This design comes from an exercise in tuning for small area and a short achievable clock period on the open sky130 flow, not from production work.
At most, simulation tests tie the RTL to the original design; equivalence was not proved.
The series may have gaps, and a smaller design here may also do less where the tests do not look.
For run 2, only the layout was checked, not whether the RTL still works.

`design/flow/design.v`:
```
module dff (din, clk, q, se, si, so);
parameter SIZE = 1;
input	[SIZE-1:0]	din ;	 
input			clk ;	 
output	[SIZE-1:0]	q ;	 
input			se ;	 
input	[SIZE-1:0]	si ;	 
output	[SIZE-1:0]	so ;	 
reg 	[SIZE-1:0]	q ;
always @ (posedge clk)
  q[SIZE-1:0]  <= din[SIZE-1:0] ;
endmodule  
module dffre (din, rst, en, clk, q, se, si, so);
parameter SIZE = 1;
input	[SIZE-1:0]	din ;	 
input			en ;	 
input			rst ;	 
input			clk ;	 
output	[SIZE-1:0]	q ;	 
input			se ;	 
input	[SIZE-1:0]	si ;	 
output	[SIZE-1:0]	so ;	 
reg 	[SIZE-1:0]	q ;
always @ (posedge clk)
	q[SIZE-1:0]  <= (rst ? {SIZE{1'b0}} : ((en) ? din[SIZE-1:0] : q[SIZE-1:0])) ;
endmodule  
module mul64(rs1_l, rs2, valid, areg, accreg, x2, out, rclk, si, so, se, 
	mul_rst_l, mul_step);
	input	[63:0]		rs1_l;
	input	[63:0]		rs2;
	input			valid;
	input	[96:0]		areg;
	input	[135:129]	accreg;
	input			x2;
	input			rclk;
	input			si;
	input			se;
	input			mul_rst_l;
	input			mul_step;
	output			so;
	output	[135:0]		out;
reg [135:0] myout, myout_a1, myout_a2, myout_a3;
reg [63:0] rs1_ff;
reg [64:0] rs2_ff;
reg [63:0] par1, par2;
reg [64:0] par3, par4;
reg [5:0] state;
always @(posedge rclk)
  state <= {valid,state[5:1]};
always @(posedge rclk) begin
  if(mul_step) begin
    if(valid) begin
      rs1_ff <= ~rs1_l;
      rs2_ff <= x2 ? {rs2,1'b0} : {1'b0,rs2};
    end else begin
      rs1_ff <= {32'b0, rs1_ff[63:32]};
    end
    par1 <= (rs1_ff[31:0] * rs2_ff[31:0]);
    par3 <= rs1_ff[31:0] * rs2_ff[64:32];
    myout_a1 <= ({32'b0, myout_a1[135:32]} & {136{state[3]}}) + par1 + {par3, 32'b0} + areg;
    myout <= {(myout_a1[103:97]+accreg),myout_a1[96:0],myout[63:32]};
  end 
end
assign out = myout;
assign so = 1'b0;
endmodule
module sparc_mul_cntl(
  ecl_mul_req_vld,
  spu_mul_req_vld,
  spu_mul_acc,
  spu_mul_areg_shf,
  spu_mul_areg_rst,
  spu_mul_mulres_lshft,
  c0_act,
  spick,
  byp_sel,
  byp_imm,
  acc_imm,
  acc_actc2,
  acc_actc3,
  acc_actc5,
  acc_reg_enb,
  acc_reg_rst,
  acc_reg_shf,
  x2,
  mul_ecl_ack,
  mul_spu_ack,
  mul_spu_shf_ack,
  rst_l,
  rclk
  );
input		rclk;
input		rst_l;			 
input		ecl_mul_req_vld; 	 
input		spu_mul_req_vld;	 
input		spu_mul_acc;		 
input 		spu_mul_areg_shf;	 
input 		spu_mul_areg_rst;	 
input		spu_mul_mulres_lshft;	 
output		c0_act;			 
output		spick;
output		byp_sel;		 
output		byp_imm;
output		acc_imm;
output		acc_actc2, acc_actc3;	 
output		acc_actc5;		 
output		acc_reg_enb;		 
output		acc_reg_rst;		 
output		acc_reg_shf;		 
output		x2;
output		mul_ecl_ack;		 
output		mul_spu_ack;		 
output		mul_spu_shf_ack;	 
reg 		mul_ecl_ack_d;
reg		mul_spu_ack_d;
reg		c1_act;			 
reg		c2_act;			 
reg		c3_act;			 
reg		favor_e;		 
reg 		acc_actc1, acc_actc2, acc_actc3, acc_actc4, acc_actc5;
reg		acc_reg_shf, acc_reg_rst; 
wire		exu_req_vld, spu_req_vld;
wire		epick;			 
wire		nobyps;			 
wire		noshft;			 
wire		acc_reg_shf_in;
wire 		spu_mul_byp = ~spu_mul_acc ; 
wire		clk;
assign clk = rclk ;
assign	c0_act = epick | spick ;				 
assign  nobyps = c1_act | acc_actc2 | acc_actc3 | acc_actc4 ; 	 
assign  x2 = spick & spu_mul_mulres_lshft;
assign	exu_req_vld = ecl_mul_req_vld & ~c1_act ;
assign	spu_req_vld = spu_mul_req_vld & ~c1_act & ~(nobyps & spu_mul_byp); 
assign	epick = exu_req_vld & ( favor_e | ~spu_req_vld) ; 
assign  spick = spu_req_vld & (~favor_e | ~exu_req_vld) ;
assign    mul_spu_ack = rst_l & spick ;
assign    mul_ecl_ack = rst_l & epick ;
always @(posedge clk)
  begin
	mul_ecl_ack_d <= rst_l & epick ;
	mul_spu_ack_d <= rst_l & spick ;
	c1_act <= rst_l & c0_act ;
	c2_act <= rst_l & c1_act ; 
	c3_act <= rst_l & c2_act ; 
	favor_e <= rst_l & (mul_spu_ack_d & ~mul_ecl_ack_d);		
  end
assign 	byp_sel = spick & spu_mul_byp ;	 
assign  noshft = acc_actc1 | acc_actc2 | c3_act | acc_actc4 ;
assign  acc_reg_shf_in =   spu_mul_areg_shf &	 
			  ~noshft	    &	 
			  ~acc_reg_shf ;	 
always @(posedge clk)
  begin
	acc_reg_shf <= rst_l & acc_reg_shf_in ;		 
	acc_reg_rst <=  spu_mul_areg_rst ;		 
        acc_actc1 <= rst_l & (spick & spu_mul_acc) ;	 
        acc_actc2 <= rst_l & acc_actc1 ;			 
        acc_actc3 <= rst_l & acc_actc2 ;			 
        acc_actc4 <= rst_l & acc_actc3 ;			 
        acc_actc5 <= rst_l & acc_actc4 ;			 
  end
assign  mul_spu_shf_ack = acc_reg_shf;
assign 	byp_imm = acc_actc5 ;
assign 	acc_imm = (acc_actc2 & acc_actc4) | ((acc_actc2 | acc_actc3) & acc_actc5)  ; 
assign 	acc_reg_enb = acc_actc5 | acc_reg_shf;		 
endmodule  
module sparc_mul_dp(
  ecl_mul_rs1_data,
  ecl_mul_rs2_data,
  spu_mul_op1_data,
  spu_mul_op2_data,
  valid,
  spick,
  byp_sel,
  byp_imm,
  acc_imm,
  acc_actc2,
  acc_actc3,
  acc_actc5,
  acc_reg_enb,
  acc_reg_rst,
  acc_reg_shf,
  x2,
  mul_data_out,
  rst_l,
  si,
  so,
  se,
  rclk
  );
input [63:0]	ecl_mul_rs1_data;	 
input [63:0]	ecl_mul_rs2_data;	 
input [63:0]	spu_mul_op1_data;	 
input [63:0]	spu_mul_op2_data;	 
input		valid;			 
input 		spick;			 
input		byp_sel;		 
input		byp_imm;		 
input		acc_imm;		 
input		acc_actc2, acc_actc3;	 
input		acc_actc5;		 
input		acc_reg_enb;		 
input		acc_reg_rst;		 
input 		acc_reg_shf;		 
input		x2;			 
input		rst_l;			 
input		si;			 
input		se;			 
input		rclk;
output		so;			 
output [63:0]	mul_data_out;		 
wire  [63:0]	mul_op1_d, mul_op2_d, bypreg;
wire  [63:32]	mux1_reg, mux1_mou;
wire  [96:0]    mux2_reg, areg;
wire  [135:0]	mout, acc_reg_in, acc_reg;
wire 		op2_s0, op2_s1, op2_s2;
wire 		acc_reg_shf2, clk_enb1;
wire 		clk;
assign clk = rclk ;
  assign mul_op1_d = ({64{spick}}  & spu_mul_op1_data) |
                     ({64{~spick}} & ecl_mul_rs1_data );
  assign op2_s0 = ~spick;
  assign op2_s1 = spick & byp_sel ; 
  assign op2_s2 = spick & ~byp_sel ; 
  assign mul_op2_d = (op2_s0 & op2_s1)|(op2_s0 & op2_s2)|(op2_s1 & op2_s2) ? 64'hxx :
                     (op2_s0 ? ecl_mul_rs2_data : 
		     (op2_s1 ? bypreg : 
		     (op2_s2 ? spu_mul_op2_data : 64'hxx)
		      ));
  assign mux1_reg[63:32] = acc_actc2 ? acc_reg[31:0] 
				     : acc_reg[63:32] ;
  assign mux1_mou[63:32] = (acc_actc2 & acc_actc5) ? mout[31:0]
				     		   : mout[63:32] ;
  assign mux2_reg[96:0]  = acc_imm   ? {mout[128:64],mux1_mou[63:32]}
                                     : {acc_reg[128:64],mux1_reg[63:32]};
  assign areg[96:32] = mux2_reg[96:32] & {65{acc_actc3}} ;
  assign areg[31:0] =  mux2_reg[31:0]  & {32{(acc_actc3 | acc_actc2)}};
  mul64		mulcore(.rs1_l	(~mul_op1_d),
			.rs2	(mul_op2_d),
			.valid	(valid),
			.areg	(areg),
			.accreg	(acc_reg[135:129]),
			.x2	(x2),
			.out	(mout),
			.rclk	(clk),
			.si	(),
			.so	(),
			.se	(se),
			.mul_rst_l (rst_l),
			.mul_step  (1'b1)
			);
  dff        	dffshf (.din    (acc_reg_shf),
                        .clk    (clk),
                        .q      (acc_reg_shf2),
                        .se     (se),
                        .si     (),
                        .so     ()
                        );
  assign acc_reg_in  =	acc_reg_shf  ?	{64'b0,acc_reg[135:64]}
				     :	mout ;
  assign mul_data_out =	acc_reg_shf2 ?	acc_reg[63:0]
				     :	mout[63:0]	;
  dffre  #(136)  accum  (.din    (acc_reg_in),
                        .rst    (acc_reg_rst),
                        .en (acc_reg_enb | acc_reg_rst), .clk(clk),  
                        .q      (acc_reg),
                        .se     (se),
                        .si     (),
                        .so     ()
                        );
  assign bypreg =  byp_imm ? mout[63:0]
			   : acc_reg[63:0] ;
endmodule 
module sparc_mul_top( 
   mul_exu_ack, mul_spu_ack, mul_spu_shf_ack, mul_data_out,
   rclk, grst_l, exu_mul_input_vld, exu_mul_rs1_data, exu_mul_rs2_data, 
   spu_mul_req_vld, spu_mul_acc, spu_mul_areg_shf, spu_mul_areg_rst, 
   spu_mul_op1_data, spu_mul_op2_data, spu_mul_mulres_lshft
   );
input		rclk;
input		grst_l;			 
input		exu_mul_input_vld;	 
input [63:0]	exu_mul_rs1_data;	 
input [63:0]	exu_mul_rs2_data;	 
input		spu_mul_req_vld;	 
input		spu_mul_acc;		 
input		spu_mul_areg_shf;	 
input		spu_mul_areg_rst;	 
input [63:0]	spu_mul_op1_data;	 
input [63:0]	spu_mul_op2_data;	 
input spu_mul_mulres_lshft;
output		mul_exu_ack;		 
output		mul_spu_ack;		 
output		mul_spu_shf_ack;	 
output [63:0]	mul_data_out;		 
wire 		acc_imm, acc_actc2, acc_actc3, acc_actc5, acc_reg_enb;
wire 		acc_reg_rst, acc_reg_shf;
wire		byp_sel, byp_imm, spick, x2;
wire		c0_act;
wire 		rst_l;
wire		clk;
wire		se = 1'b0;		 
assign clk = rclk ;
dff		rstff	(
			.din	(grst_l),
			.clk	(clk),
			.q	(rst_l),
			.se	(se),
			.si	(),
			.so	()); 
sparc_mul_cntl	control	(
			.ecl_mul_req_vld  	(exu_mul_input_vld),
			.spu_mul_req_vld  	(spu_mul_req_vld),
			.spu_mul_acc	  	(spu_mul_acc),
			.spu_mul_areg_shf 	(spu_mul_areg_shf),
			.spu_mul_areg_rst 	(spu_mul_areg_rst),
			.spu_mul_mulres_lshft 	(spu_mul_mulres_lshft),
			.c0_act	  	  	(c0_act),
			.spick	  	  	(spick),
			.byp_sel	  	(byp_sel),
			.byp_imm	  	(byp_imm),
			.acc_imm 	  	(acc_imm),
			.acc_actc2 	  	(acc_actc2),
			.acc_actc3	  	(acc_actc3),
			.acc_actc5	  	(acc_actc5),
			.acc_reg_enb	  	(acc_reg_enb),
			.acc_reg_rst	  	(acc_reg_rst),
			.acc_reg_shf	  	(acc_reg_shf),
			.x2		  	(x2),
			.mul_ecl_ack	  	(mul_exu_ack),
			.mul_spu_ack	  	(mul_spu_ack),
			.mul_spu_shf_ack  	(mul_spu_shf_ack),
			.rst_l		  	(rst_l),
			.rclk 		  	(clk));
sparc_mul_dp	dpath 	(
			.ecl_mul_rs1_data 	(exu_mul_rs1_data),
			.ecl_mul_rs2_data 	(exu_mul_rs2_data),
			.spu_mul_op1_data 	(spu_mul_op1_data),
			.spu_mul_op2_data 	(spu_mul_op2_data),
			.valid		  	(c0_act),
			.spick		  	(spick),
			.byp_sel	  	(byp_sel),
			.byp_imm	  	(byp_imm),
			.acc_imm          	(acc_imm),
			.acc_actc2        	(acc_actc2),
                        .acc_actc3        	(acc_actc3),  
                        .acc_actc5        	(acc_actc5),  
                        .acc_reg_enb      	(acc_reg_enb),
                        .acc_reg_rst      	(acc_reg_rst),
                        .acc_reg_shf      	(acc_reg_shf),
			.x2		  	(x2),
			.mul_data_out	  	(mul_data_out),
			.rst_l		  	(rst_l),
			.si		  	(),
			.so		  	(),
			.se		  	(se),
			.rclk		  	(clk));
endmodule  
```
`design/flow/constraint.sdc`:
```
create_clock -name core_clock -period 10.0 [get_ports {rclk}]
set_input_delay 2.0000 -clock core_clock [delete_from_list [all_inputs] [get_ports {rclk}]]
set_output_delay 2.0000 -clock core_clock [all_outputs]
set_load 0.01 [all_outputs]
```
`design/flow/run.sh`:
```
#!/bin/bash
# synth_recipe.tcl (not shown) runs the flow's synth.tcl, then flattens the netlist and writes it again
# the make line also repeats each setting of config.mk as NAME=value (left out here)
make -C /OpenROAD-flow-scripts/flow DESIGN_CONFIG=/design/flow/config.mk WORK_HOME=/design/flow/orfs CLKGATE_MAP_FILE= SYNTH_SCRIPT=/design/flow/synth_recipe.tcl finish
```
`design/flow/config.mk`:
```
export PLATFORM = sky130hd
export DESIGN_NAME = sparc_mul_top
export DESIGN_NICKNAME = sparc_mul_top
export VERILOG_FILES = /design/flow/design.v
export SDC_FILE = /design/flow/constraint.sdc
export NUM_CORES = 4
export LEC_CHECK = 0
export CAP_MARGIN = 20
export CORE_MARGIN = 2
export CORE_UTILIZATION = 40
export SLEW_MARGIN = 20
```
### CTS result over the die, run 1

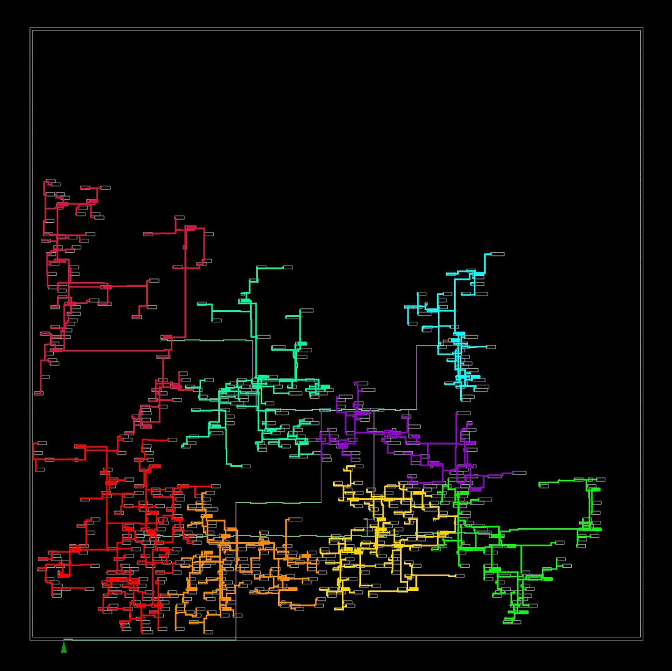
number of buffers created by CTS: 79
cell chosen for the clock root: clkbuf_16
H-tree depth: 3

### Register map, names as in the netlist, run 1

Scale: 1 px per um.
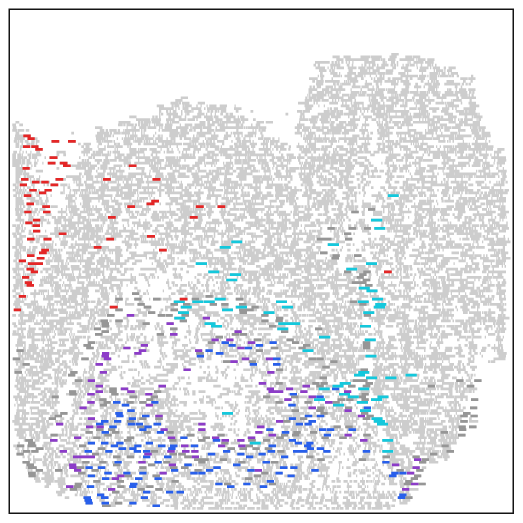
| colour | signal | placed flops |
|---|---|---|
| red | dpath.mulcore.rs1_ff | 64 |
| blue | dpath.accum.q | 136 |
| cyan | dpath.mulcore.rs2_ff | 65 |
| purple | dpath.mulcore.myout_a1 | 99 |

### Placement by cell class, run 1

Scale: 1 px per um. Fill, decap, tap and diode cells in grey.
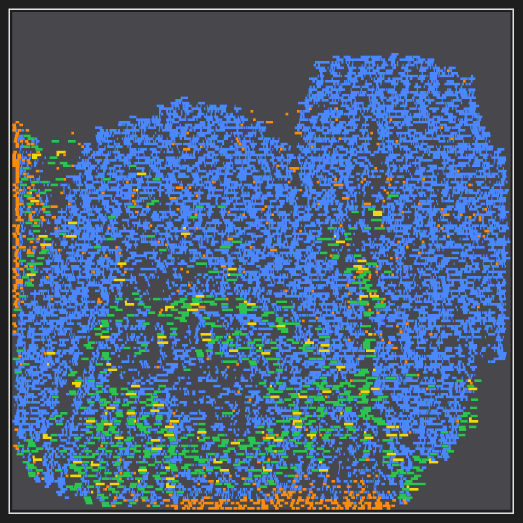
| colour | class | cells | share of their area |
|---|---|---|---|
| blue | all other logic | 9,687 | 79% |
| green | flip-flops | 647 | 13% |
| yellow | clock drivers and dummy loads | 147 | 2.7% |
| orange | other buffers and delay cells | 569 | 5.0% |

### Wiring by layer, run 1

Scale: 1 px per um. Two of the layers only.
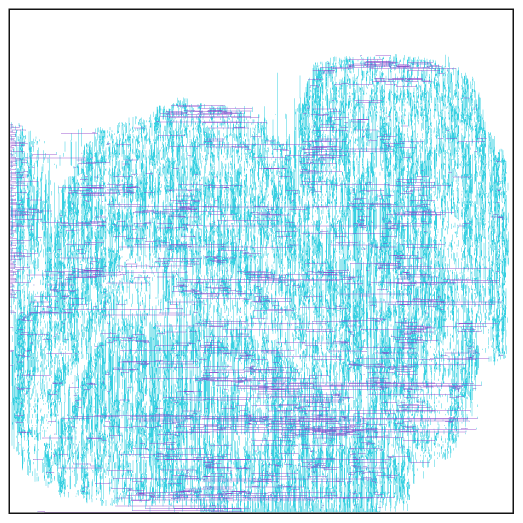
| colour | layer | wire length |
|---|---|---|
| cyan | met2 | 161 mm |
| purple | met3 | 26.6 mm |

run 1: state kept, by name, indices dropped and copies added, names as in the netlist, 3 cells and up:
signal,cells
dpath.accum.q,136
dpath.mulcore.myout,136
dpath.mulcore.myout_a1,99
dpath.mulcore.par3,65
dpath.mulcore.rs2_ff,65
dpath.mulcore.par1,64
dpath.mulcore.rs1_ff,64
dpath.mulcore.state,3
run 1: Yosys cell counts, types with 128 or more instances:
cell type  number
nor2_1        507
o21ai_0       220
fa_1         1924
a21o_1        140
a21oi_1       329
xnor2_1       140
ha_1          719
dfxtp_1       582
mux2i_1       143
inv_1        1853
nand2_1      1683
and2_1       1047
mux2_2        128
clkbuf_1      607
run 1: worst max-delay path, stage by stage (launching register included):
cell and delay (ns):
edfxtp_1 0.92, buf_4 0.38, nand2_1 0.11, fa_1 0.52, fa_1 0.56, fa_1 0.53, fa_1 0.51, inv_1 0.05
fa_1 0.57, fa_1 0.44, fa_1 0.51, fa_1 0.42, ha_1 0.54, nand2_1 0.19, or3_1 0.43, nor2_1 0.17
nand3_1 0.09, o21ai_0 0.17, buf_4 0.21, a31oi_1 0.31, o31ai_1 0.67, a31oi_1 0.22, xnor2_1 0.17
run 1: final cells by class:
type | instances | area share, %
inverters | 1854 | 6.37
clock inverters | 52 | 0.636
well taps | 3330 | 3.82
multi-input cells | 7833 | 69.9
clock buffers | 95 | 1.93
diodes | 8 | 0.0183
repair buffers | 569 | 4.85
flip-flops and latches | 647 | 12.5
run 1: cells by family (layout without fill, tap and decap cells):
family / after synthesis / after routing / synth area share, %
and+or+nand+nor: 3610 / 3610 / 17.1
DFF: 647 / 647 / 13.7
AOI/OAI and AO/OA: 1093 / 1093 / 7.02
buffers and inverters: 2531 / 2570 / 9.63
xor gates and xnor gates: 216 / 216 / 1.90
adders and majority gates: 2643 / 2643 / 47.8
other: 0 / 8 / 0
muxes: 271 / 271 / 2.89
run 1: stage by stage:
step / setup slack, ns / area [um^2] / util [%] / hold WS (ns)
6_report: 1.07 / 109000 / 44.0 / 0.321
5_1_grt: 0.856 / 109000 / 44.0 / 0.326
4_1_cts: 1.12 / 109000 / 44.0 / 0.320
3_5_place_dp: 1.11 / 106000 / 42.9 / 0.312
3_3_place_gp: 1.15 / 106000 / 42.9 / 0.311
2_1_floorplan: 2.57 / 99400 / - / 0.310
run 1: worst min path at each step:
stage,from,endpoint,slack [ns],cells past startpoint
after CTS,dpath.mulcore.myout_a1[5],dpath.mulcore.myout[37],0.32,0
after floorplan,dpath.mulcore.myout_a1[0],dpath.mulcore.myout[32],0.31,0
after detailed placement,dpath.mulcore.myout_a1[11],dpath.mulcore.myout[43],0.31,0
after global placement,dpath.mulcore.myout_a1[3],dpath.mulcore.myout[35],0.31,0
final,dpath.mulcore.myout_a1[30],dpath.mulcore.myout[62],0.32,0
after global routing,dpath.mulcore.myout_a1[4],dpath.mulcore.myout[36],0.33,0
run 1: per-layer routing:
layer  track usage, %  up-vias  wire, um  share of wire, %
met5                0        -        50             0.014
met4             11.7        8     17100               4.9
li1                 -    33500         -                 -
met2             44.8     2932    161000                46
met1             36.3    39600    143000                41
met3             5.12      619     26600               7.7
==> flow_summary.toml, run 1 <==
[setup_path]
timing.rr.start = "dpath.mulcore.rs2_ff[10]"
critPathCapture = "dpath.mulcore.par1[60]"
critPathLaunchType = "register"
timing.reg2reg.worst_path_depth = 22
worst-setup-path-type = "reg2reg"

[logic_synthesis]
syn-num-nets = 13900
yosys_warnings = 4
postSynthRegisterBits = 647
synth.area.top_cells = "fa_1, dfxtp_1, ha_1, inv_1, and2_1"
netlist_area_um2 = 99400
synth.largest_area_cell = "fa_1"
syn_area_per_cell_um2 = 9.03
async_flop_share_pct = 0
synth_enable_flop_cells = 65
post_synth_num_cell_types = 90
ys_dominant_reg_cell = "dfxtp_1"

[die]
fp.dieH_um = 503
dieWidth_um = 503
num_rows = 183
design.portCount = 331
initial_utilization_pct = 40.1
placeable_core_region_um2 = 248000

[place]
port_buffers = 330
hpwl_mm = 289
routabilityCongestion = 0.999

[clock_tree]
clock_tree_from_tritoncts = "yes"
hold_bufs_at_cts = 0
ctsLongestPathBuffers = 3
path_clk_slew_ns = 0.06

[sta]
grt_setup_unrepaired = "false"
clock_skew_ns = 0.105
worst-slew-pin-transition_ns = 1.21
setup_tns_ns = 0
worst_slew_margin_rel_pct = 19.2
fmax_mhz = 112

[detailed_routing]
drt_first_iter_violations = 5864
totalWireLength_mm = 347
ant_nets = 0
vias = 76600

[finish]
number_of_nets_in_the_finished_design = 13900
combined_area_of_the_multi_input_logic_cells_um2 = 76300
area.growth.synth_to_final_pct = 9.84
final-seq-area_um2 = 13700
fillerInstances = 24100
layout_commonest_cell = "fa_1"
mostFrequentLayoutCells = "fa_1, inv_1, nand2_1"

[job]
drv.max_cap_violation_count = 0

[global_route]
wire_length_of_the_first_global_routing_pass_mm = 521
gr-usage-all-layers_pct = 27.7
antenna_found_initial = 27

[status]
result_of_the_run = "timing/DRC/antenna clean"
### Top view of the die, run 1

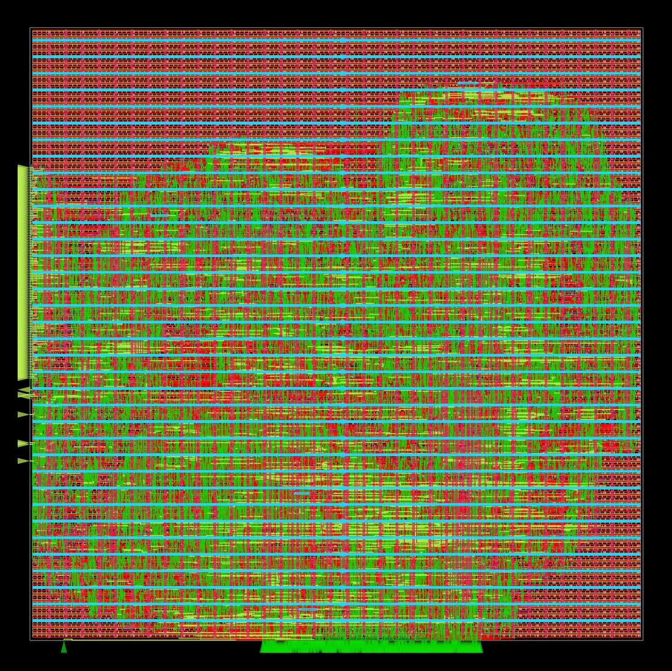

## Run 2: large edit since run 1, in outline
design/flow/design.v: 359 -> 8060 lines; modules unchanged: 2
  mul64: edited, 40 -> 7765 lines
  sparc_mul_cntl: edited, 101 -> 91 lines
  sparc_mul_dp: edited, 107 -> 109 lines
  sparc_mul_top: edited, 85 -> 69 lines
==> module sparc_mul_top as of run 2 <==
module sparc_mul_top(
   mul_exu_ack, mul_spu_ack, mul_spu_shf_ack, mul_data_out,
   rclk, grst_l, exu_mul_input_vld, exu_mul_rs1_data, exu_mul_rs2_data,
   spu_mul_req_vld, spu_mul_acc, spu_mul_areg_shf, spu_mul_areg_rst,
   spu_mul_op1_data, spu_mul_op2_data, spu_mul_mulres_lshft
   );
input		rclk;
input		grst_l;
input		exu_mul_input_vld;
input [63:0]	exu_mul_rs1_data;
input [63:0]	exu_mul_rs2_data;
input		spu_mul_req_vld;
input		spu_mul_acc;
input		spu_mul_areg_shf;
input		spu_mul_areg_rst;
input [63:0]	spu_mul_op1_data;
input [63:0]	spu_mul_op2_data;
input		spu_mul_mulres_lshft;
output		mul_exu_ack;
output		mul_spu_ack;
output		mul_spu_shf_ack;
output [63:0]	mul_data_out;
wire sel_spu, x2, c1_act, c2_act, c3_act, acc_actc1, acc_actc2, acc_actc3, acc_clr;
wire acc_reg_rst, acc_reg_shf, acc_reg_shf2;
sparc_mul_cntl control (
	.ecl_mul_req_vld	(exu_mul_input_vld),
	.spu_mul_req_vld	(spu_mul_req_vld),
	.spu_mul_acc		(spu_mul_acc),
	.spu_mul_areg_shf	(spu_mul_areg_shf),
	.spu_mul_areg_rst	(spu_mul_areg_rst),
	.spu_mul_mulres_lshft	(spu_mul_mulres_lshft),
	.sel_spu		(sel_spu),
	.x2			(x2),
	.c1_act			(c1_act),
	.c2_act			(c2_act),
	.c3_act			(c3_act),
	.acc_actc1		(acc_actc1),
	.acc_actc2		(acc_actc2),
	.acc_actc3		(acc_actc3),
	.acc_clr		(acc_clr),
	.acc_reg_rst		(acc_reg_rst),
	.acc_reg_shf		(acc_reg_shf),
	.acc_reg_shf2		(acc_reg_shf2),
	.mul_ecl_ack		(mul_exu_ack),
	.mul_spu_ack		(mul_spu_ack),
	.mul_spu_shf_ack	(mul_spu_shf_ack),
	.grst_l			(grst_l),
	.rclk			(rclk));
sparc_mul_dp dpath (
	.ecl_mul_rs1_data	(exu_mul_rs1_data),
	.ecl_mul_rs2_data	(exu_mul_rs2_data),
	.spu_mul_op1_data	(spu_mul_op1_data),
	.spu_mul_op2_data	(spu_mul_op2_data),
	.spu_mul_acc		(spu_mul_acc),
	.sel_spu		(sel_spu),
	.x2			(x2),
	.c1_act			(c1_act),
	.c2_act			(c2_act),
	.c3_act			(c3_act),
	.acc_actc1		(acc_actc1),
	.acc_actc2		(acc_actc2),
	.acc_actc3		(acc_actc3),
	.acc_clr		(acc_clr),
	.acc_reg_rst		(acc_reg_rst),
	.acc_reg_shf		(acc_reg_shf),
	.acc_reg_shf2		(acc_reg_shf2),
	.mul_data_out		(mul_data_out),
	.rclk			(rclk));
endmodule
==> module sparc_mul_cntl as of run 2 <==
module sparc_mul_cntl(
  ecl_mul_req_vld,
  spu_mul_req_vld,
  spu_mul_acc,
  spu_mul_areg_shf,
  spu_mul_areg_rst,
  spu_mul_mulres_lshft,
  sel_spu,
  x2,
  c1_act,
  c2_act,
  c3_act,
  acc_actc1,
  acc_actc2,
  acc_actc3,
  acc_clr,
  acc_reg_rst,
  acc_reg_shf,
  acc_reg_shf2,
  mul_ecl_ack,
  mul_spu_ack,
  mul_spu_shf_ack,
  grst_l,
  rclk
  );
input		rclk;
input		grst_l;
input		ecl_mul_req_vld;
input		spu_mul_req_vld;
input		spu_mul_acc;
input 		spu_mul_areg_shf;
input 		spu_mul_areg_rst;
input		spu_mul_mulres_lshft;
output		sel_spu;		 
output		x2;
output		c1_act, c2_act, c3_act;	 
output		acc_actc1, acc_actc2, acc_actc3;	 
output		acc_clr;		 
output		acc_reg_rst;
output		acc_reg_shf;
output		acc_reg_shf2;
output		mul_ecl_ack;
output		mul_spu_ack;
output		mul_spu_shf_ack;
reg		rst_l;
reg		c1_act, c2_act, c3_act;
reg		spu_ack_d, favor_e;
reg		acc_actc1, acc_actc2, acc_actc3, acc_actc4;
reg		acc_reg_shf, acc_reg_rst, acc_reg_shf2;
reg		ok;		 
reg		ok_f;		 
reg		ok_nb;		 
reg		nf;		 
reg		nf_nb;		 
wire		nb3 = acc_actc2 | acc_actc3 | acc_actc4;
assign mul_ecl_ack = ecl_mul_req_vld &
		     (ok_f | (ok & ~spu_mul_req_vld) | (ok_nb & ~spu_mul_acc));
assign mul_spu_ack = spu_mul_req_vld & ok & (spu_mul_acc | ~ok_nb) &
		     (~favor_e | ~ecl_mul_req_vld);
assign sel_spu = ~ecl_mul_req_vld | (spu_mul_req_vld & nf & (spu_mul_acc | nf_nb));
assign x2 = sel_spu & spu_mul_mulres_lshft;
wire c0_act = mul_ecl_ack | mul_spu_ack;
wire noshft = acc_actc1 | acc_actc2 | c3_act | acc_actc4;
wire acc_reg_shf_in = spu_mul_areg_shf & ~noshft & ~acc_reg_shf;
wire ok_n  = grst_l & ~c0_act;
wire fe_n  = rst_l & spu_ack_d;
wire nb3_n = rst_l & (acc_actc1 | acc_actc2 | acc_actc3);
always @(posedge rclk)
  begin
	rst_l <= grst_l;
	c1_act <= c0_act;
	c2_act <= rst_l & c1_act;
	c3_act <= rst_l & c2_act;
	spu_ack_d <= mul_spu_ack;
	favor_e <= fe_n;
	acc_actc1 <= mul_spu_ack & spu_mul_acc;
	acc_actc2 <= rst_l & acc_actc1;
	acc_actc3 <= rst_l & acc_actc2;
	acc_actc4 <= rst_l & acc_actc3;
	acc_reg_shf <= rst_l & acc_reg_shf_in;
	acc_reg_rst <= spu_mul_areg_rst;
	acc_reg_shf2 <= acc_reg_shf;
	ok <= ok_n;
	ok_f <= ok_n & fe_n;
	ok_nb <= ok_n & nb3_n;
	nf <= ~fe_n;
	nf_nb <= ~fe_n & ~nb3_n;
  end
assign mul_spu_shf_ack = acc_reg_shf;
assign acc_clr = acc_reg_rst & ~(acc_actc3 | acc_actc4);
endmodule
==> module sparc_mul_dp as of run 2 <==
module sparc_mul_dp(
  ecl_mul_rs1_data,
  ecl_mul_rs2_data,
  spu_mul_op1_data,
  spu_mul_op2_data,
  spu_mul_acc,
  sel_spu,
  x2,
  c1_act,
  c2_act,
  c3_act,
  acc_actc1,
  acc_actc2,
  acc_actc3,
  acc_clr,
  acc_reg_rst,
  acc_reg_shf,
  acc_reg_shf2,
  mul_data_out,
  rclk
  );
input [63:0]	ecl_mul_rs1_data;
input [63:0]	ecl_mul_rs2_data;
input [63:0]	spu_mul_op1_data;
input [63:0]	spu_mul_op2_data;
input		spu_mul_acc;
input		sel_spu;
input		x2;
input		c1_act, c2_act, c3_act;
input		acc_actc1, acc_actc2, acc_actc3;
input		acc_clr;
input		acc_reg_rst;
input		acc_reg_shf;
input		acc_reg_shf2;
input		rclk;
output [63:0]	mul_data_out;
reg  [63:32]	rs1_ff;		 
reg  [15:0]	b_one, b_two, b_neg;	 
reg		b_top;		 
reg  [64:0]	rs2_ff;
reg  [99:0]	rs, rc;
reg  [31:0]	lw;
reg		lc;
reg  [63:0]	myout;
reg  [135:0]	acc_reg;
wire [63:0] op1 = sel_spu ? spu_mul_op1_data : ecl_mul_rs1_data;
wire [63:0] op2 = sel_spu ? (spu_mul_acc ? spu_mul_op2_data : acc_reg[63:0])
			  : ecl_mul_rs2_data;
wire [31:0] chunk = c1_act ? rs1_ff[63:32] : op1[31:0];
wire [15:0] e_one, e_two, e_neg;
genvar gi;
generate for (gi = 0; gi < 16; gi = gi + 1) begin : benc
  wire b2 = chunk[2*gi+1];
  wire b1 = chunk[2*gi];
  wire b0;
  if (gi == 0) begin : z
    assign b0 = 1'b0;
  end else begin : nz
    assign b0 = chunk[2*gi-1];
  end
  assign e_one[gi] = b1 ^ b0;
  assign e_two[gi] = (b2 & ~b1 & ~b0) | (~b2 & b1 & b0);
  assign e_neg[gi] = b2 & ~(b1 & b0);
end endgenerate
always @(posedge rclk) begin
  b_one <= e_one;
  b_two <= e_two;
  b_neg <= e_neg;
  b_top <= chunk[31];
  if (~c1_act) begin
    rs1_ff <= op1[63:32];
    rs2_ff <= x2 ? {op2, 1'b0} : {1'b0, op2};
  end
end
wire [135:0] acc_d;
wire [96:0] ea = acc_actc1 ? {65'b0, acc_d[31:0]} :
		 (acc_actc2 & ~acc_clr) ? acc_reg[128:32] : 97'b0;
wire [99:0] ts, tc;
mul64 mulcore (.one(b_one), .two(b_two), .neg(b_neg), .ch31(b_top), .b(rs2_ff),
	       .ea(ea), .p2(c2_act), .si(rs), .ci(rc), .so(ts), .co(tc));
always @(posedge rclk) begin
  rs <= ts;
  rc <= tc;
end
wire [32:0] l_sum = {1'b0, rs[31:0]} + {1'b0, rc[31:0]};
always @(posedge rclk) begin
  lw  <= l_sum[31:0];
  lc  <= l_sum[32];
end
wire        xd = rs[99] ^ rc[99];
wire [6:0]  top = acc_reg_rst ? 7'b0 : acc_reg[135:129];
wire [6:0]  topx = top - {4'b0, xd, 2'b0};
wire [1:0]  f_s = rs[98:97] ^ rc[98:97] ^ topx[1:0];
wire [1:0]  f_k = (rs[98:97] & rc[98:97]) | (rs[98:97] & topx[1:0]) | (rc[98:97] & topx[1:0]);
wire [103:0] h_x = {topx[6:2], f_s, rs[96:0]};
wire [103:0] h_y = {4'b0, f_k, 1'b0, rc[96:0]};
wire [103:0] hi = h_x + h_y + {103'b0, lc};
wire [135:0] result = {hi, lw};
always @(posedge rclk) begin
  if (c3_act)
    myout <= result[63:0];
end
assign acc_d = acc_clr ? 136'b0 :
	       acc_actc3 ? result :
	       acc_reg_shf ? {64'b0, acc_reg[135:64]} : acc_reg;
always @(posedge rclk)
  acc_reg <= acc_d;
assign mul_data_out = acc_reg_shf2 ? acc_reg[63:0] : myout;
endmodule
==> design/flow/flow/run.sh (new file) <==
#!/bin/bash
# Standard layout with two changes:
# - synthesis skips the quick ABC pass that Yosys's synth runs before ORFS's
#   full-adder extraction: that pass rewrites the carry-save tree's gates with
#   mixed polarities, and extract_fa then leaves an inverter on most
#   full-adder connections. Registers are as the standard synthesis makes them.
# - the delay cells are kept out of the cell choice, so that the port buffers
#   (buffer_ports takes the weakest buffer) are plain buffers.
set -euo pipefail
export SYNTH_ARGS="-noabc"
DLY=""
for c in clkdlybuf4s15_1 clkdlybuf4s15_2 clkdlybuf4s18_1 clkdlybuf4s18_2 \
         clkdlybuf4s25_1 clkdlybuf4s25_2 clkdlybuf4s50_1 clkdlybuf4s50_2 \
         dlygate4sd1_1 dlygate4sd2_1 dlygate4sd3_1 \
         dlymetal6s2s_1 dlymetal6s4s_1 dlymetal6s6s_1; do
  DLY="$DLY sky130_fd_sc_hd__$c"
done
export DONT_USE_CELLS="$DLY"
bash standard.sh finish > flow_make.log 2>&1
==> design/flow/standard.sh (new file) <==
#!/bin/bash
# synth_recipe.tcl (not shown) runs the flow's synth.tcl, then flattens the netlist and writes it again
# the make line also repeats each setting of config.mk as NAME=value (left out here)
make -C /OpenROAD-flow-scripts/flow DESIGN_CONFIG=/design/flow/config.mk WORK_HOME=/design/flow/orfs CLKGATE_MAP_FILE= SYNTH_SCRIPT=/design/flow/synth_recipe.tcl "${@:-finish}"
--- a/design/flow/config.mk
+++ b/design/flow/config.mk
@@ -9,3 +9,4 @@
 export CORE_MARGIN = 2
 export CORE_UTILIZATION = 40
+export SETUP_SLACK_MARGIN = 5.0
 export SLEW_MARGIN = 20
removed: design/flow/run.sh
### Top view of the die, run 2

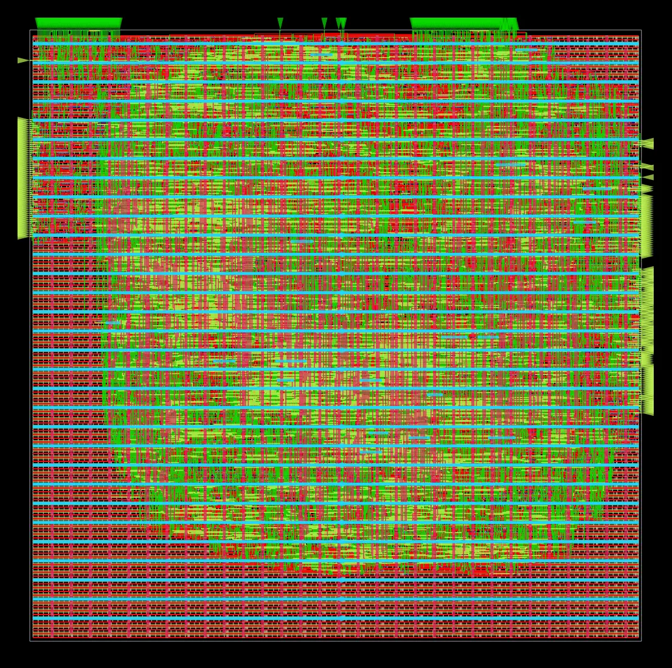
share of the core filled with cells: 44.7%
final std cell area, no fill: 81,900 um^2
height of the chip: 434 um
FP Rows: 157

### Register map, names as in the netlist, run 2

Scale: 1.5 px per um.
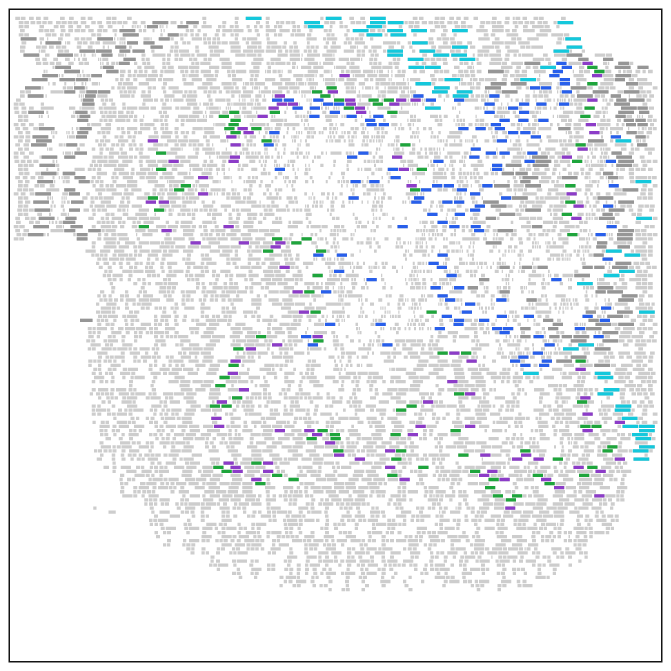
| colour | signal | placed flops |
|---|---|---|
| blue | dpath.acc_reg | 136 |
| purple | dpath.rc | 99 |
| cyan | dpath.rs2_ff | 65 |
| green | dpath.rs | 98 |
Storage cell area: 13,600 um^2
fraction of standard cell area that is sequential: 16.6%

### CTS result over the die, run 2

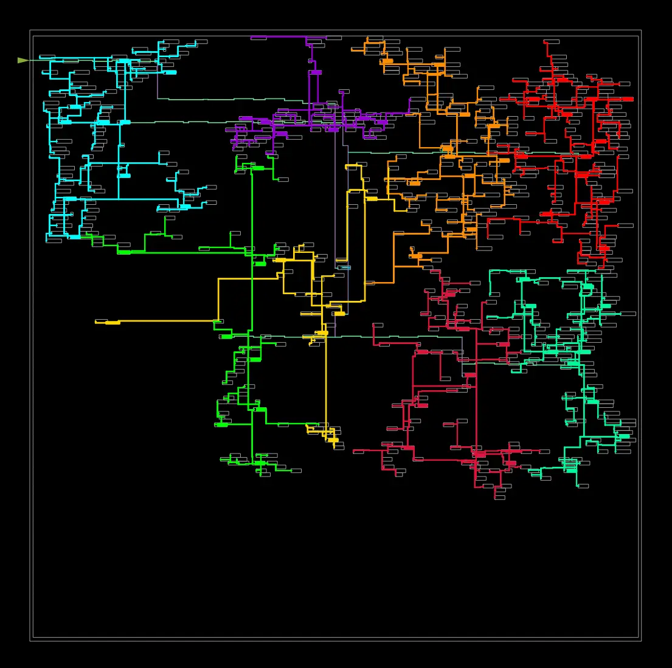
number of sinks handled by clock tree synthesis: 594
number of buffers created by CTS: 73

==> run 2 against run 1 <==
Effect of this change:
- critical path depth shrank 14
- largest cell class unchanged
- still clean on timing, DRC and antenna
- routed wire length decreased by 0.35%
- die area down 25%
==> flow_summary.toml, run 2 <==
[status]
result_of_the_run = "timing/DRC/antenna clean"

[logic_synthesis]
netlist.area_leader.share_pct = 32.3
synth_enable_flop_cells = 161
synth_sequential_area_ratio_pct = 18.3
synthMostInstantiatedCell = "fa_1"
syn-num-nets = 8612
async_flop_share_pct = 0
synth.largest_area_cell = "fa_1"
postSynthRegisterBits = 594
post_synth_num_cell_types = 87
ys_dominant_reg_cell = "dfxtp_1"
post_synth_most_frequent_cells = "fa_1, xnor2_1, a22oi_1"
netlist_area_um2 = 74000
yosys_warnings = 2
synthCells = 6976
syn_area_per_cell_um2 = 10.6
synth.area.top_cells = "fa_1, xnor2_1, dfxtp_1, a22oi_1, edfxtp_1"

[clock_tree]
worstSkewPairLatency_ns = 0.73
h_tree_depth = 3
ctsLongestPathBuffers = 3
cts_root_buf = "clkbuf_16"
clock_tree_from_tritoncts = "yes"
path_clk_slew_ns = 0.06

[global_route]
globalRouteOverflowTotal = 0
wire_length_of_the_first_global_routing_pass_mm = 483
grt_max_degree = 69
vias_in_the_first_global_route = 64200
antenna_found_initial = 35
gr-usage-all-layers_pct = 36.1

[detailed_routing]
totalWireLength_mm = 346
drc_errors = 0
drt_first_iter_violations = 9027
ant_nets = 0
drt-vias-per-instance = 6.65
dr.pass1.iters = 9
detail_route.wl_per_cell_um = 37.2
vias = 61800

[sta]
clock_skew_ns = 0.0556
timing.final.crit_share_pct = 50.5
fmax_mhz = 198
hold_viol_final = 0
setup_tns_ns = 0
final-setup-viol-count = 0
worst_slew_margin_rel_pct = 34.0
worst-slew-pin-transition_ns = 0.991
grt_setup_unrepaired = "true"
period_minus_slack_ns = 5.05
slew_violations = 0

[place]
hpwl_mm = 244
routabilityCongestion = 1.05
port_buffers = 330

[die]
dieWidth_um = 434
initial_utilization_pct = 40.3
design.portCount = 331
placeable_core_region_um2 = 183000
fp.dieArea_um2 = 188000

[setup_path]
critPathLaunch = "dpath.b_neg[1]"
worstPathMaxFanout = 41
r2r-end = "dpath.rc[32]"
critPathLaunchType = "register"
worst-setup-path-type = "reg2reg"
timing.rr.start = "dpath.b_neg[1]"
critical_path_arrival_ns = 5.64
critical_path_required_ns = 10.59
critPathCapture = "dpath.rc[32]"
timing.reg2reg.worst_path_depth = 8
r2r_setup_slack_ns = 4.95
worstSetupEndpointType = "register"

[finish]
fillerInstances = 17200
area.growth.synth_to_final_pct = 10.7
mostFrequentLayoutCells = "fa_1, xnor2_1, a22oi_1"
number_of_nets_in_the_finished_design = 8399
largest_register_ffs = 136
layout_commonest_cell = "fa_1"
drive_gt1_share_pct = 9.66

[worst_hold_path]
hold_path_depth = 1
worst_hold_path_type = "reg2reg"

[job]
drv.max_cap_violation_count = 0
## run 2: cell count changes after synthesis, sizes merged, moves of 72 or more
cell    delta
nand2   -1388
edfxtp    +96
a21o      -98
a21oi    -116
ha       -540
buf      +134
nor2     -292
and2     -833
dfxtp    -149
a21boi    -72
xnor2    +976
inv     -1740
a22oi   +1028
fa       -731
## run 2: how the worst min path moves through the flow
stage                      start         endpoint
2_1_floorplan  control.spu_ack_d       control.nf
3_3_place_gp        dpath.lw[17]  dpath.myout[17]
3_5_place_dp   control.spu_ack_d       control.nf
4_1_cts             dpath.lw[17]  dpath.myout[17]
5_1_grt             dpath.lw[17]  dpath.myout[17]
6_report       control.spu_ack_d       control.nf
## run 2: layout make-up
cell class	count	area, um^2	area share (%)
multi-input combinational	5473	57100	69.7
sequential	594	13600	16.6
clock inverter	38	413	0.504
inverter	114	432	0.527
timing repair buffer	507	5180	6.32
antenna	8	20.0	0.0244
tap	2464	3080	3.76
clock buffer	97	2090	2.56
## run 2: critical path, stage by stage, from the launching register on
cell	delay [ns]
dfxtp_4	0.89
buf_8	0.59
xnor2_1	0.21
fa_1	0.54
fa_1	0.69
fa_1	0.50
fa_1	0.41
fa_1	0.53
fa_1	0.41
## run 2: repair_timing
| action | CTS | global route |
|---|---|---|
| pin swaps | 3 | 24 |
| cloned | 3 | 5 |
| resized for setup | 48 | 77 |
| setup buffers | 13 | 3 |
| endpoints found under the setup margin | 160 | 95 |
| endpoints found under the hold margin | 0 | 0 |
| hold buffers | 0 | 0 |
## run 2: cell families after synthesis
logic type                 count (synthesis)  share of synthesized area (%)
DFF                                      594                           18.3
xor gates and xnor gates                1181                           14.0
adders and majority gates               1372                           35.3
AOI/OAI and AO/OA                       1682                           16.0
muxes                                    331                           5.70
and+or+nand+nor                          907                           5.97
buffers and inverters                    909                           4.77
## run 2: through the flow
step	setup slack (ns)	area [um^2]	instances	hold slack, ns
2_1_floorplan	5.01	74000	6976	0.390
3_3_place_gp	4.43	78600	9128	0.425
3_5_place_dp	4.37	78600	9128	0.421
4_1_cts	4.99	81500	9279	0.440
5_1_grt	4.95	81900	9288	0.458
6_report	4.95	81900	9295	0.436
## run 2: metal layers
layer,track usage [%],wire (um)
met1,45.8,126000
met2,52.8,146000
met3,12.3,47900
met4,22.3,25600
met5,0,253

## static timing again, ports no longer ideal
In the flow no input, the clock included, has a driving cell. The finished layouts below were timed again as built, in two steps.
Step 1: set_driving_cell puts a clkbuf_16 on rclk and a buf_2 on each other input, an assumption about the parent block.
Step 2 moves the port delays by t, midway between the first and last clock arrival at a register: inputs arrive t later, outputs are due t later. That takes back most of the time a late clock gives input paths.
a / b / c = ideal / step 1 / step 2; a / b = the first two.
run	shift t [ns]	setup slack, ns	worst register clock-pin slew, ns	worst data-port slew with drivers (ns)	cell pins on the clock port's net
run 1	0.786	1.067 / 1.067 / 1.067	0.07 / 0.07	0.08	1
run 2	0.789	4.950 / 4.950 / 4.905	0.09 / 0.09	0.12	1
After both steps setup and hold are still met in every run listed. For run 2, which loses most, drivers alone change the setup slack by 0.000 ns; drivers and shift together by -0.045 ns.
